What follows belongs to an exercise in optimizing a design on an open flow for small area; a production flow would make more cautious choices.
RTL that was checked went through simulation tests only; none was proved equivalent to the original.
Some runs may be left out. An edit can pass the tests and still lose a function that they never use.
The RTL of run 2 was laid out without a check of its function.
Power figures rest on the tool's default switching activity, not on a simulated workload.

Fig. 1: run 1, pin placement
Pins as bars across the die edge, other pins in gray.
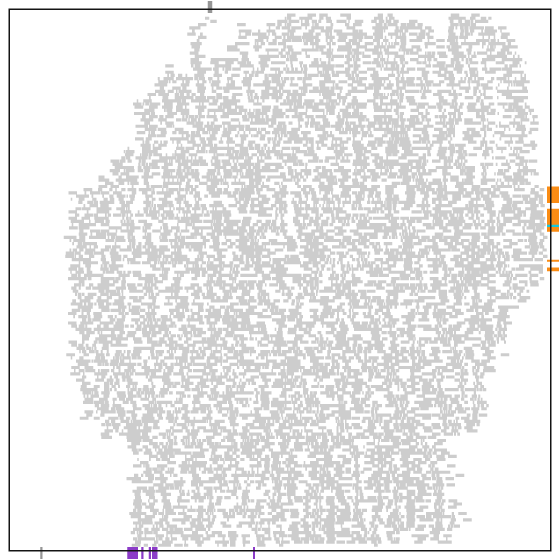
Fig. 2: run 1, placement density heat map
The die is cut into 23 by 23 equal tiles; black is low, pale yellow is high, 0 to 100% covered.
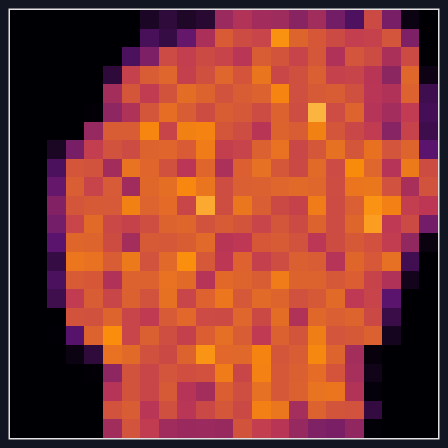
Fig. 3: run 1, the metal 2 layer
Scale bar: 100 µm.
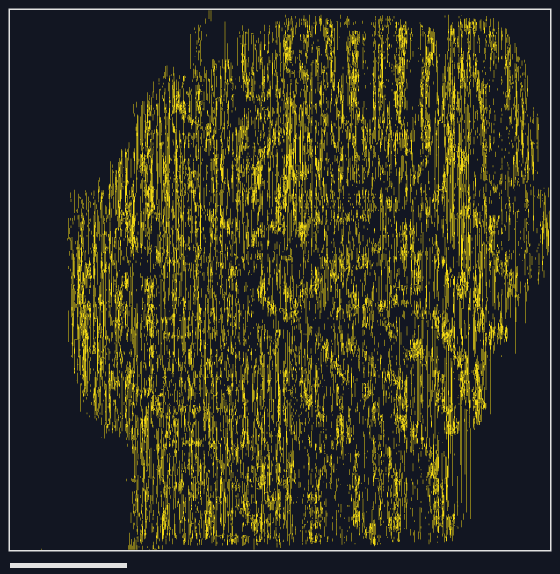
`flow/config.mk`:
```
export PLATFORM = sky130hd
export DESIGN_NAME = FirFilterSym_top
export DESIGN_NICKNAME = FirFilterSym_top
export VERILOG_FILES = /design/flow/design.v
export SDC_FILE = /design/flow/constraint.sdc
export NUM_CORES = 4
export LEC_CHECK = 0
export CAP_MARGIN = 20
export CORE_MARGIN = 2
export CORE_UTILIZATION = 40
export SLEW_MARGIN = 20
```
`flow/constraint.sdc`:
```
create_clock -name core_clock -period 5.0 [get_ports {clk}]
set_input_delay 1.0000 -clock core_clock [delete_from_list [all_inputs] [get_ports {clk}]]
set_output_delay 1.0000 -clock core_clock [all_outputs]
set_load 0.01 [all_outputs]
```
`flow/design.v`:
```
module FirFilterSymmetric
#(
    parameter INPUT_WIDTH        = 16,
    parameter COEFF_WIDTH        = 8,
    parameter OUTPUT_WIDTH       = 26,
    parameter OUTPUT_WIDTH_FULL  = 26,
    parameter SYMMETRY           = 0,   
    parameter NUM_TAPS           = 37,  
    parameter logic [NUM_TAPS * COEFF_WIDTH - 1: 0] COEFFS = '0,
    parameter PIPELINE_MUL       = 1,  
    parameter PIPELINE_PREADD    = 1,  
    parameter PIPELINE_ADD_RATIO = 1,  
    parameter OUTPUT_REG         = 1   
)
(
    input   logic                       clk,
    input   logic                       rst,
    input   logic                       valid_in,
    output  logic                       valid_out,
    input   logic [INPUT_WIDTH - 1: 0]  din,
    output  logic [OUTPUT_WIDTH - 1: 0] dout
);
localparam TreeLevels = $clog2(NUM_TAPS) - 1;  
localparam TreeWidth0 = 1 << TreeLevels;   
localparam TreeLinkWidthMin = INPUT_WIDTH + COEFF_WIDTH + 1;      
localparam TreeLinkWidthMax = TreeLinkWidthMin + TreeLevels;  
localparam SymmetricSamplesCount = (NUM_TAPS + NUM_TAPS % 2) / 2;
logic [INPUT_WIDTH - 1: 0] delayLine [0: NUM_TAPS - 1];
logic [INPUT_WIDTH: 0] symSamples [0: SymmetricSamplesCount - 1];
logic [OUTPUT_WIDTH_FULL - 1: 0] doutFullPrec;
logic [OUTPUT_WIDTH - 1: 0] dout_i;
logic valid_d, valid_pa;
logic valid_i[TreeLevels: 0];
genvar i;
genvar j;
always_ff @(posedge clk) begin
    if (rst) begin
        for (int i = 0; i < NUM_TAPS; ++i) begin
            delayLine[i] <= '0;
        end
    end else begin
        if (valid_in) begin
            delayLine[0] <= din;
            for (int i = 1; i < NUM_TAPS; ++i) begin
                delayLine[i] <= delayLine[i - 1];
            end
        end
    end
    valid_d <= (~rst) & valid_in;
end
generate
    if (PIPELINE_PREADD) begin
        for (i = 0; i < NUM_TAPS / 2; ++i) begin : preadd
            always_ff @(posedge clk) begin
                if (SYMMETRY == 0) begin  
                    symSamples[i] <= $signed(delayLine[i]) + $signed(delayLine[NUM_TAPS - 1 - i]);
                end else begin  
                    symSamples[i] <= $signed(delayLine[i]) - $signed(delayLine[NUM_TAPS - 1 - i]);
                end
            end
        end
        if (NUM_TAPS % 2 != 0) begin : preadd_mid
            always_ff @(posedge clk) begin
                symSamples[NUM_TAPS / 2] <= $signed(delayLine[NUM_TAPS / 2]);
            end
        end
        always_ff @(posedge clk) begin
            valid_pa <= (~rst) & valid_d;
        end
    end else begin
        for (i = 0; i < NUM_TAPS / 2; ++i) begin : preadd
            if (SYMMETRY == 0) begin  
                assign symSamples[i] = $signed(delayLine[i]) + $signed(delayLine[NUM_TAPS - 1 - i]);
            end else begin  
                assign symSamples[i] = $signed(delayLine[i]) - $signed(delayLine[NUM_TAPS - 1 - i]);
            end
        end
        if (NUM_TAPS % 2 != 0) begin : preadd_mid
            assign symSamples[NUM_TAPS / 2] = $signed(delayLine[NUM_TAPS / 2]);
        end
        assign valid_pa = valid_d;
    end
endgenerate
generate
    for (j = 0; j <= TreeLevels; ++j) begin : adderTree
        for (i = 0; i < (TreeWidth0 >> j); ++i) begin : add
            logic [TreeLinkWidthMin - 1 + j: 0] link;
            if (j == 0) begin : mul
                if (i < SymmetricSamplesCount) begin
                    localparam logic [COEFF_WIDTH - 1: 0] Coeff = COEFFS[(NUM_TAPS - 1 - i) * COEFF_WIDTH +: COEFF_WIDTH];
                    if (PIPELINE_MUL) begin
                        always_ff @(posedge clk) begin
                            link <= $signed(symSamples[i]) * $signed(Coeff);
                        end
                    end else begin
                        assign link = $signed(symSamples[i]) * $signed(Coeff);
                    end
                end else begin
                    assign link = '0;
                end
            end else begin : sum
                if (PIPELINE_ADD_RATIO && (j % PIPELINE_ADD_RATIO == 0)) begin
                    always_ff @(posedge clk) begin
                        link <= $signed(adderTree[j - 1].add[2 * i].link) + $signed(adderTree[j - 1].add[2 * i + 1].link);
                    end
                end else begin
                    assign link = $signed(adderTree[j - 1].add[2 * i].link) + $signed(adderTree[j - 1].add[2 * i + 1].link);
                end
            end
        end
        if (j == 0) begin : vmul
            if (PIPELINE_MUL) begin
                always_ff @(posedge clk) begin
                    valid_i[0] <= (~rst) & valid_pa;
                end
            end else begin
                assign valid_i[0] = valid_pa;
            end
        end else begin : vadd
            if (j % PIPELINE_ADD_RATIO == 0) begin
                always_ff @(posedge clk) begin
                    valid_i[j] <= (~rst) & valid_i[j - 1];
                end
            end else begin
                assign valid_i[j] = valid_i[j - 1];
            end
        end
    end
endgenerate
assign doutFullPrec = adderTree[TreeLevels].add[0].link[OUTPUT_WIDTH_FULL - 1: 0];
generate
    if (OUTPUT_WIDTH <= OUTPUT_WIDTH_FULL) begin
        assign dout_i = doutFullPrec[OUTPUT_WIDTH_FULL - 1: OUTPUT_WIDTH_FULL - OUTPUT_WIDTH];
    end else begin
        assign dout_i = $signed(doutFullPrec);
    end
    if (OUTPUT_REG) begin
        always_ff @(posedge clk) begin
            dout      <= (rst) ? '0   : dout_i;
            valid_out <= (rst) ? 1'b0 : valid_i[TreeLevels];
        end
    end else begin
        assign dout      = dout_i;
        assign valid_out = valid_i[TreeLevels];
    end
endgenerate
endmodule
module FirFilter
#(
    parameter INPUT_WIDTH        = 16,
    parameter COEFF_WIDTH        = 8,
    parameter OUTPUT_WIDTH       = 26,  
    parameter OUTPUT_WIDTH_FULL  = 26,  
    parameter SYMMETRY           = 1,  
    parameter NUM_TAPS           = 37,
    parameter logic [NUM_TAPS * COEFF_WIDTH - 1: 0] COEFFS = '0,
    parameter PIPELINE_MUL       = 1,  
    parameter PIPELINE_PREADD    = 1,  
    parameter PIPELINE_ADD_RATIO = 1,  
    parameter OUTPUT_REG         = 1   
)
(
    input   logic                       clk,
    input   logic                       rst,
    input   logic                       valid_in,
    output  logic                       valid_out,
    input   logic [INPUT_WIDTH - 1: 0]  din,
    output  logic [OUTPUT_WIDTH - 1: 0] dout
);
FirFilterSymmetric
#(
    .INPUT_WIDTH        (INPUT_WIDTH),
    .COEFF_WIDTH        (COEFF_WIDTH),
    .OUTPUT_WIDTH       (OUTPUT_WIDTH),
    .OUTPUT_WIDTH_FULL  (OUTPUT_WIDTH_FULL),
    .SYMMETRY           (SYMMETRY - 1),
    .NUM_TAPS           (NUM_TAPS),
    .COEFFS             (COEFFS),
    .PIPELINE_MUL       (PIPELINE_MUL),
    .PIPELINE_PREADD    (PIPELINE_PREADD),
    .PIPELINE_ADD_RATIO (PIPELINE_ADD_RATIO),
    .OUTPUT_REG         (OUTPUT_REG)
)
i_FirFilterSymmetric
(
    .clk       (clk),
    .rst       (rst),
    .valid_in  (valid_in),
    .valid_out (valid_out),
    .din       (din),
    .dout      (dout)
);
endmodule
module FirFilterSym_top
#(
    parameter INPUT_WIDTH        = 16,
    parameter COEFF_WIDTH        = 8,
    parameter OUTPUT_WIDTH       = 26,
    parameter SYMMETRY           = 1,  
    parameter NUM_TAPS           = 37,
    parameter logic [NUM_TAPS * COEFF_WIDTH - 1: 0] COEFFS = {8'sd8, 8'sd6, 8'sd0, -8'sd7, -8'sd11, -8'sd8, 8'sd0, 8'sd10, 8'sd16, 8'sd12, 8'sd0, -8'sd16, -8'sd26, -8'sd22, 8'sd0, 8'sd38, 8'sd80, 8'sd114, 8'sd127, 8'sd114, 8'sd80, 8'sd38, 8'sd0, -8'sd22, -8'sd26, -8'sd16, 8'sd0, 8'sd12, 8'sd16, 8'sd10, 8'sd0, -8'sd8, -8'sd11, -8'sd7, 8'sd0, 8'sd6, 8'sd8},
    parameter PIPELINE_MUL       = 1,  
    parameter PIPELINE_PREADD    = 1,  
    parameter PIPELINE_ADD_RATIO = 1,  
    parameter OUTPUT_REG         = 1   
)
(
    input   logic                       clk,
    input   logic                       rst,
    input   logic                       valid_in,
    output  logic                       valid_out,
    input   logic [INPUT_WIDTH - 1: 0]  din,
    output  logic [OUTPUT_WIDTH - 1: 0] dout
);
function automatic integer calcOutWidthFull();
    integer Acc;
    integer tmp;
    Acc = 0;
    for (integer i = 0; i < NUM_TAPS; i = i + 1) begin
        tmp = $signed(COEFFS[(NUM_TAPS - 1 - i) * COEFF_WIDTH +: COEFF_WIDTH]);
        tmp = (tmp >= 0) ? tmp : -tmp;
        Acc = Acc + tmp;
    end
    calcOutWidthFull = $clog2(Acc) + INPUT_WIDTH;
endfunction
localparam OUTPUT_WIDTH_FULL = calcOutWidthFull();
FirFilter
#(
    .INPUT_WIDTH        (INPUT_WIDTH),
    .COEFF_WIDTH        (COEFF_WIDTH),
    .OUTPUT_WIDTH       (OUTPUT_WIDTH),
    .OUTPUT_WIDTH_FULL  (OUTPUT_WIDTH_FULL),
    .SYMMETRY           (SYMMETRY),
    .NUM_TAPS           (NUM_TAPS),
    .COEFFS             (COEFFS),
    .PIPELINE_MUL       (PIPELINE_MUL),
    .PIPELINE_PREADD    (PIPELINE_PREADD),
    .PIPELINE_ADD_RATIO (PIPELINE_ADD_RATIO),
    .OUTPUT_REG         (OUTPUT_REG)
)
i_FirFilter
(
    .clk       (clk),
    .rst       (rst),
    .valid_in  (valid_in),
    .valid_out (valid_out),
    .din       (din),
    .dout      (dout)
);
endmodule
```
`flow/run.sh`:
```
#!/bin/bash
# synth_recipe.tcl (not shown) runs the flow's synth.tcl, then flattens the netlist and writes it again
# the make line also repeats each setting of config.mk as NAME=value (left out here)
make -C /OpenROAD-flow-scripts/flow DESIGN_CONFIG=/design/flow/config.mk WORK_HOME=/design/flow/orfs CLKGATE_MAP_FILE= SYNTH_SCRIPT=/design/flow/synth_recipe.tcl finish
```
==> results.tsv, run 1 <==
stage	metric	value	unit
job	max_cap_violations	0	
clocking	tritoncts	built	
yosys	synth.lib_cells_used.distinct	84	
clocking	worstSkewPairLatency	0.84	ns
yosys	yosysSeqAreaShare	0.405	
yosys	synthSimpleGateAreaFrac	0.105	
routing	drc_errors_left	0	
setup_path	timing.critical_path.cells	clkinvlp_4, fa_1, inv_1, fa_1, fa_1, inv_1, fa_1, inv_1, ha_1, nor3_1, a21boi_1, o31ai_1, a2111oi_1, buf_4, nor2_1, a31oi_1, xnor2_1	
power	power.group.top	registers	
routing	viasPerCell	4.92	
yosys	synth.area.top_cells	sky130_fd_sc_hd__dfxtp_1 40%, sky130_fd_sc_hd__ha_1 15%, sky130_fd_sc_hd__mux2i_1 7.1%	
power	share_clk_of_total_power	0.452	
clocking	clk_pin_slew	0.06	ns
global_route	antenna_found_initial	22	
sta	clock_period_minus_worst_slack	4.75	ns
routing	detail_route.first_pass.iterations	5	
yosys	fraction_of_the_mapped_netlist_area_in_compound_gates	0.110	
floorplan	die_area	214000	µm²
clocking	number_of_buffers_added_by_the_clock_tree_synthesis_step	179	
power	power_switching	7.34	mW
setup_path	critPathMostFrequentCell	sky130_fd_sc_hd__fa_1	
setup_path	reg2reg_slack	0.25	ns
finish	largestRegisters	i_FirFilter.i_FirFilterSymmetric.adderTree.add.link x821, i_FirFilter.i_FirFilterSymmetric.delayLine x592, i_FirFilter.i_FirFilterSymmetric.symSamples x254	
power	power_sequential	14.4	mW
finish	finalNonFillerCells	11600	
sta	final_hold_viol_count	0	
clocking	cts_num_sinks	1702	
setup_path	worst_r2r_startpoint	i_FirFilter.i_FirFilterSymmetric.symSamples[18][5]	
global_route	grt_pass1_wl	296000	µm
setup_path	critical_path_buf_inv_count	5	
yosys	synthCells	8508	
clocking	cts_max_path_buffers	3	
setup_path	reg2reg_depth	17	
finish	registers.top_by_ff_count	i_FirFilter.i_FirFilterSymmetric.adderTree.add.link	
clocking	cts.htree.levels	4	
place	placed_cells	11200	
finish	nNetsFinal	9862	
place	place.detailed.hpwl	145000	µm
yosys	synth_fa_ha_area_frac	0.199	
yosys	cell_type_with_the_highest_aggregate_area_in_the_netlist	sky130_fd_sc_hd__dfxtp_1	
setup_path	critPathLaunch	i_FirFilter.i_FirFilterSymmetric.symSamples[18][5]	
yosys	edff_count_synth	0	
global_route	first_global_vias	55600	
setup_path	worstSetupStartpointType	register	
yosys	synth_async_sr_flop_share	0	
power	power_leakage	45.5	nW
sta	setup_viol	0	
routing	routedWlPerCell	15.9	µm
setup_path	timing.critical_path.slowest_stage_cell	sky130_fd_sc_hd__fa_1	
status	outcome	complete, no violations	
sta	fin_crit_sh	0.949	
yosys	synth_fp_nets	9749	
sta	fmax	0.211	GHz
clocking	cts-root-buf	sky130_fd_sc_hd__clkbuf_16	
yosys	synth_top_cells_by_count	1702 x sky130_fd_sc_hd__dfxtp_1, 1026 x sky130_fd_sc_hd__ha_1, 976 x sky130_fd_sc_hd__nor2_1	
clocking	cts.hold.buffers_added	0	
power	p_int	23.4	mW
setup_path	worstSetupPathDepth	17	
power	p_comb_frac	0.078	
min_path	worstHoldPathType	reg2reg	
sta	worst_pin_slew	1.09	ns
sta	slew_headroom	0.268	
sta	rsz_0062_raised_after_global_routing	yes	
yosys	yosysMostFrequentCell	sky130_fd_sc_hd__dfxtp_1	
global_route	maximum_number_of_pins_on_one_net_before_global_route_repair	137	
setup_path	kind_of_cell_adding_the_most_delay_to_the_critical_path	adder cells	
yosys	fraction_of_post_synthesis_cell_area_in_the_top_cell_type_by_area	0.405	
power	switching_share	0.239	
finish	area_growth_syn_to_layout	12.0	%
finish	final_common_cell	sky130_fd_sc_hd__dfxtp_1	
power	combinationalPower	2.41	mW
yosys	synth_top_family_by_area	adder cells	
floorplan	site_row_count	168	
routing	detailedRoute.firstIterationViolations	2787	
place	placed_cell_area	88000	µm²
yosys	ys_seq_elements	1702	
setup_path	critical-path-max-stage-delay	0.55	ns
yosys	synth.avg_cell_area	9.89	µm²
About Fig. 1:
Key: din = purple [pins 16, direction input, edge bottom]; rst = cyan [pins 1, direction input, edge right]; dout = orange [pins 26, direction output, edge right]
All pins by edge: 27 right, 17 bottom, 2 top.
IO buf count: 45
die width: 463 µm
die outline height: 463 µm

About Fig. 2:
The emptiest ninth of the die: top left. 22% of the tiles are nearly empty. 1.5% of the tiles are over 75% full.
CORE AREA: 209000 µm²
starting density of the core: 0.402
final design utilization: 0.450

About Fig. 3:
The longest straight run is 153 µm. The layer carries 79.2 mm of wire.
wire length reported by the detailed router: 184000 µm
vias post-DR: 57.0k
M2 GR Usage: 0.262

==> run 1: final cells by class <==
cell class	count	area, µm²
diodes	7	17.5
clock buffers	238	5040
clock inverters	92	1220
fillers	19600	115000
inverters	838	3150
multi-input cells	5820	46400
flip-flops and latches	1702	34100
well taps	2805	3510
repair buffers	80	848
==> run 1: per-stage QoR <==
step / hold WS, ns / setup TNS [ns] / worst slack [ns] / power, mW
after floorplan: 0.310 / 0 / 0.420 / 16.4
after global placement: 0.310 / 0 / 0.149 / 17.1
after detailed placement: 0.312 / 0 / 0.157 / 17.2
after CTS: 0.315 / 0 / 0.0902 / 31.2
after global routing: 0.326 / -0.0979 / -0.0532 / 32.0
final: 0.311 / 0 / 0.253 / 30.8
==> run 1: metal layers <==
layer  up-vias  wire length [µm]  track usage
met4         0              4380       0.0462
met3       264              6300       0.0247
met1     26600             94300        0.245
met5         -                 0            0
met2       827             79200        0.262
li1      29300                 -            -
==> run 1: timing repair <==
item / CTS / global route
setup endpoints to repair: 0 / 5
gates resized for setup: 0 / 4
buffers inserted: 0 / 1
Fig. 4: run 1, CTS result over the die
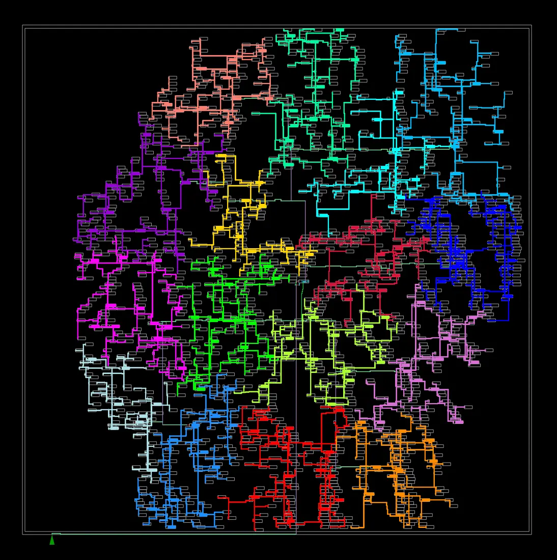

==> run 2: too many edits to list; what changed since run 1 <==
flow/design.v: 250 -> 2794 lines; modules unchanged: 0
  FirFilterSym_top: edited, 57 -> 2794 lines
  removed: FirFilterSymmetric, FirFilter
Fig. 5: run 2, CTS result over the die
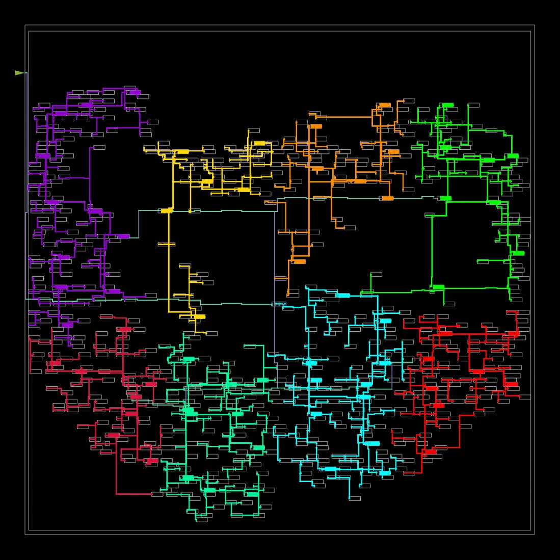
sequential cells: 639
CTS sink cnt: 639
number of buffers added by the clock tree synthesis step: 70
Root Driver: sky130_fd_sc_hd__clkbuf_16

Fig. 6: run 2, signal wires by layer
Two of the layers only.
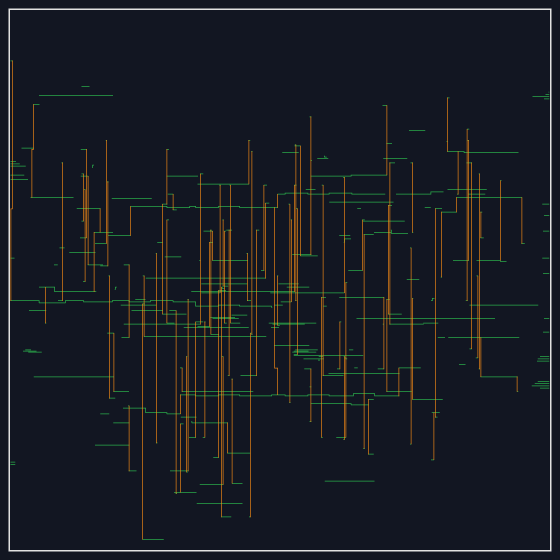
Key: metal 3 = green [wire length 3020 µm]; metal 4 = orange [wire length 6030 µm]
vias post-DR: 25.1k
wire length reported by the detailed router: 101000 µm
combined global-route utilization of all metal layers: 0.198
drt wl/cell: 17.8 µm

Fig. 7: run 2, pin placement
Pins as bars across the die edge, other pins in gray.
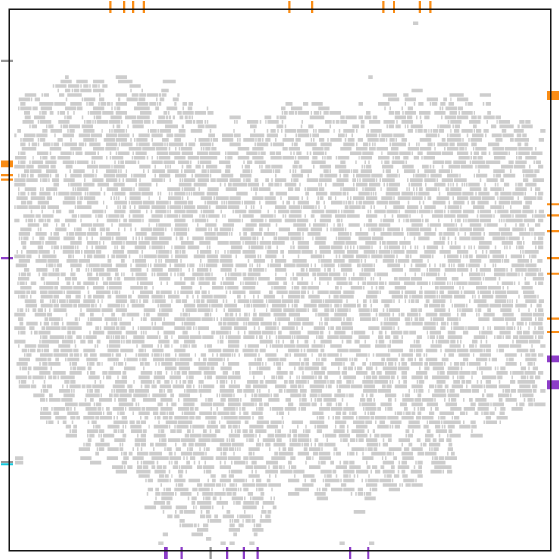
Key: dout = orange [pins 26, direction output, edge 11 right, 10 top, 5 left]; rst = cyan [pins 1, direction input, edge left]; din = purple [pins 16, direction input, edge 8 bottom, 7 right, 1 left]
die outline height: 328 µm
die width: 328 µm

Fig. 8: run 2, the metal 2 layer
Scale bar: 100 µm.
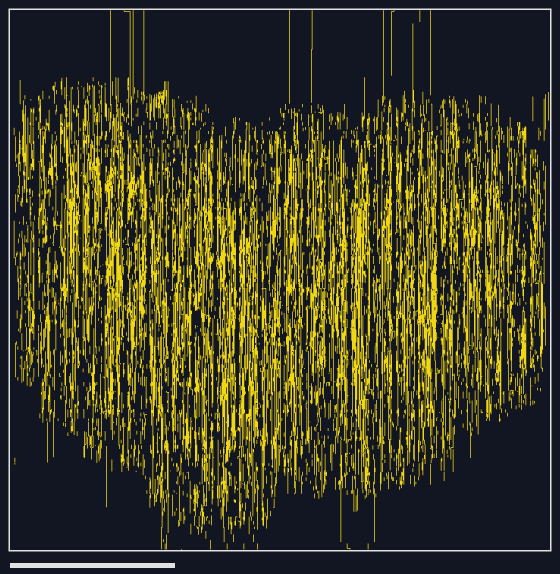
The wires run mostly vertical. 4294 nets have wire on it. The layer holds 51% of the routed length.
M2 GR Usage: 0.355

==> results.tsv, run 2 <==
stage	metric	value	unit	change
setup_path	critPathLaunch	x33[12]		
power	report.power.total	16.1	mW	-48%
sta	hold-worst-slack	0.476	ns	+0.164 ns
global_route	gr-usage-met3	0.0304		+0.00568
place	pre_cts_ws	-0.629	ns	-0.786 ns
yosys	synth.avg_cell_area	10.7	µm²	+8.6%
setup_path	worst_r2r_startpoint	x33[12]		
setup_path	critical-path-max-stage-delay	0.55	ns	about the same
sta	final_hold_viol_count	0		unchanged
status	violations	negative setup slack		
yosys	synth_top_cells_by_count	1073 x sky130_fd_sc_hd__inv_1, 747 x sky130_fd_sc_hd__fa_1, 639 x sky130_fd_sc_hd__dfxtp_1		
floorplan	site_row_count	118		-30%
global_route	grt_pass1_wl	160000	µm	-46%
sta	setup_viol	13		+13
min_path	worstHoldPathType	reg2reg		
place	placed_cell_area	46300	µm²	-47%
sta	slew_headroom	0.512		+0.244
yosys	synthSimpleGateAreaFrac	0.0526		-0.0522
global_route	grt_util_met1	0.229		-0.0155
yosys	synth_fa_ha_area_frac	0.383		+0.184
global_route	antenna_found_initial	0		-100%
power	power_leakage	22.9	nW	-50%
routing	dr_wl_met3	3020	µm	-52%
yosys	fraction_of_the_mapped_netlist_area_in_compound_gates	0.00463		-0.105
sta	clock_period_minus_worst_slack	5.23	ns	+0.487 ns
setup_path	critical_path_buf_inv_count	6		+1
yosys	synth_top_family_by_area	adder cells		
power	switching_share	0.317		+0.0780
setup_path	worstSetupPathDepth	16		-1
setup_path	timing.critical_path.cells	ha_4, inv_2, fa_2, fa_2, fa_1, inv_2, fa_1, inv_2, fa_2, inv_2, fa_2, fa_1, inv_1, fa_1, inv_2, fa_2		
power	p_int	11.0	mW	-53%
routing	drc_errors_left	0		unchanged
status	outcome	failed layout checks		
floorplan	fp.coreArea	104000	µm²	-50%
finish	final_common_cell	sky130_fd_sc_hd__inv_1		
sta	rsz_0062_raised_after_global_routing	yes		
sta	worst_pin_slew	0.732	ns	-0.359 ns
finish	antennaDiodeCount	0		-7
finish	nNetsFinal	5092		-48%
yosys	yosysSeqAreaShare	0.305		-0.0995
setup_path	timing.critical_path.slowest_stage_cell	sky130_fd_sc_hd__fa_1		
yosys	synth.area.top_cells	sky130_fd_sc_hd__fa_1 36%, sky130_fd_sc_hd__dfxtp_1 31%, sky130_fd_sc_hd__mux2i_1 14%		
finish	area_growth_syn_to_layout	18.6	%	
routing	routedLengthMet1	40100	µm	-57%
sta	fin_crit_sh	1.05		+0.0975
routing	viasPerCell	4.43		-10%
global_route	global_route_hottest_layer	met2		
place	numPortBuffers	45		unchanged
setup_path	reg2reg_slack	-0.23	ns	-0.49 ns
yosys	synth.lib_cells_used.distinct	28		-67%
yosys	yosysMostFrequentCell	sky130_fd_sc_hd__inv_1		
clocking	tritoncts	built		
place	placed_cells	5530		-51%
sta	worst_slack	-0.234	ns	-0.487 ns
sta	setup_tns	-1.62	ns	-1.62 ns
finish	fillerInstances	9524		-52%
sta	fmax	0.191	GHz	-9.3%
power	share_clk_of_total_power	0.338		-0.114
routing	wl_met2	51700	µm	-35%
setup_path	kind_of_cell_adding_the_most_delay_to_the_critical_path	adder cells		
clocking	cts.htree.levels	3		-1
yosys	cell_type_with_the_highest_aggregate_area_in_the_netlist	sky130_fd_sc_hd__fa_1		
routing	detail_route.first_pass.iterations	5		unchanged
yosys	synthCells	3900		-54%
run 2: cell types whose count changed after synthesis, sizes merged, moves of 136 or more:
cell | before | now
nor2 | 976 | 577
xnor2 | 475 | 1
nand2 | 270 | 5
a21oi | 426 | 7
nand3 | 143 | 0
a21o | 190 | 5
ha | 1026 | 87
xor2 | 152 | 10
nor2b | 137 | 1
dfxtp | 1702 | 639
inv | 838 | 1073
nor3 | 151 | 0
fa | 196 | 747
o21ai | 247 | 4
run 2: layout make-up:
cell class              instances  area (µm²)  share of cell area
clock buffers                  94        1950              0.0393
flip-flops and latches        639       12900               0.259
inverters                    1073        4050              0.0815
repair buffers                421        3480              0.0701
clock inverters                27         447             0.00899
multi-input cells            2034       25100               0.506
well taps                    1380        1730              0.0348
run 2: timing repair:
item,in CTS,in global routing
buffers inserted,11,8
endpoints found under the setup margin,43,44
gates resized for setup,239,130
cloned,0,0
hold buffers,0,0
pin swaps,121,133
run 2: worst min-delay path by stage:
stage	from	end
after global placement	x14[2]	x15[2]
after detailed placement	x26[0]	x27[0]
after CTS	x10[13]	x11[13]
after global routing	x26[8]	x26[8]
after floorplan	x10[0]	x10[0]
final	x10[13]	x11[13]

## afterwards: timing with drivers on the ports
In the flow no input, the clock included, has a driving cell. The finished layouts below were timed again as built, in two steps. Step 1 (the two cells are an assumption about what drives the block):
set clk [get_ports {clk}]
set_driving_cell -lib_cell sky130_fd_sc_hd__clkbuf_16 $clk
set_driving_cell -lib_cell sky130_fd_sc_hd__buf_2 [delete_from_list [all_inputs] $clk]
Step 2 also shifts input and output timing later by t, the mid clock arrival at the registers, as if the neighbouring blocks saw the same clock. Slacks: ideal / step 1 / step 2; pairs: ideal / step 1.
| run | t, ns | setup slack, ns | slew at the worst register clock pin (ns) | cell pins on the clock port's net |
|---|---|---|---|---|
| run 1 | 0.905 | 0.253 / 0.253 / 0.253 | 0.07 / 0.07 | 1 |
| run 2 | 0.702 | -0.234 / -0.234 / -0.668 | 0.07 / 0.07 | 1 |
The setup slack of run 2, which loses most, moves by 0.000 ns with the drivers and by -0.434 ns with both steps.
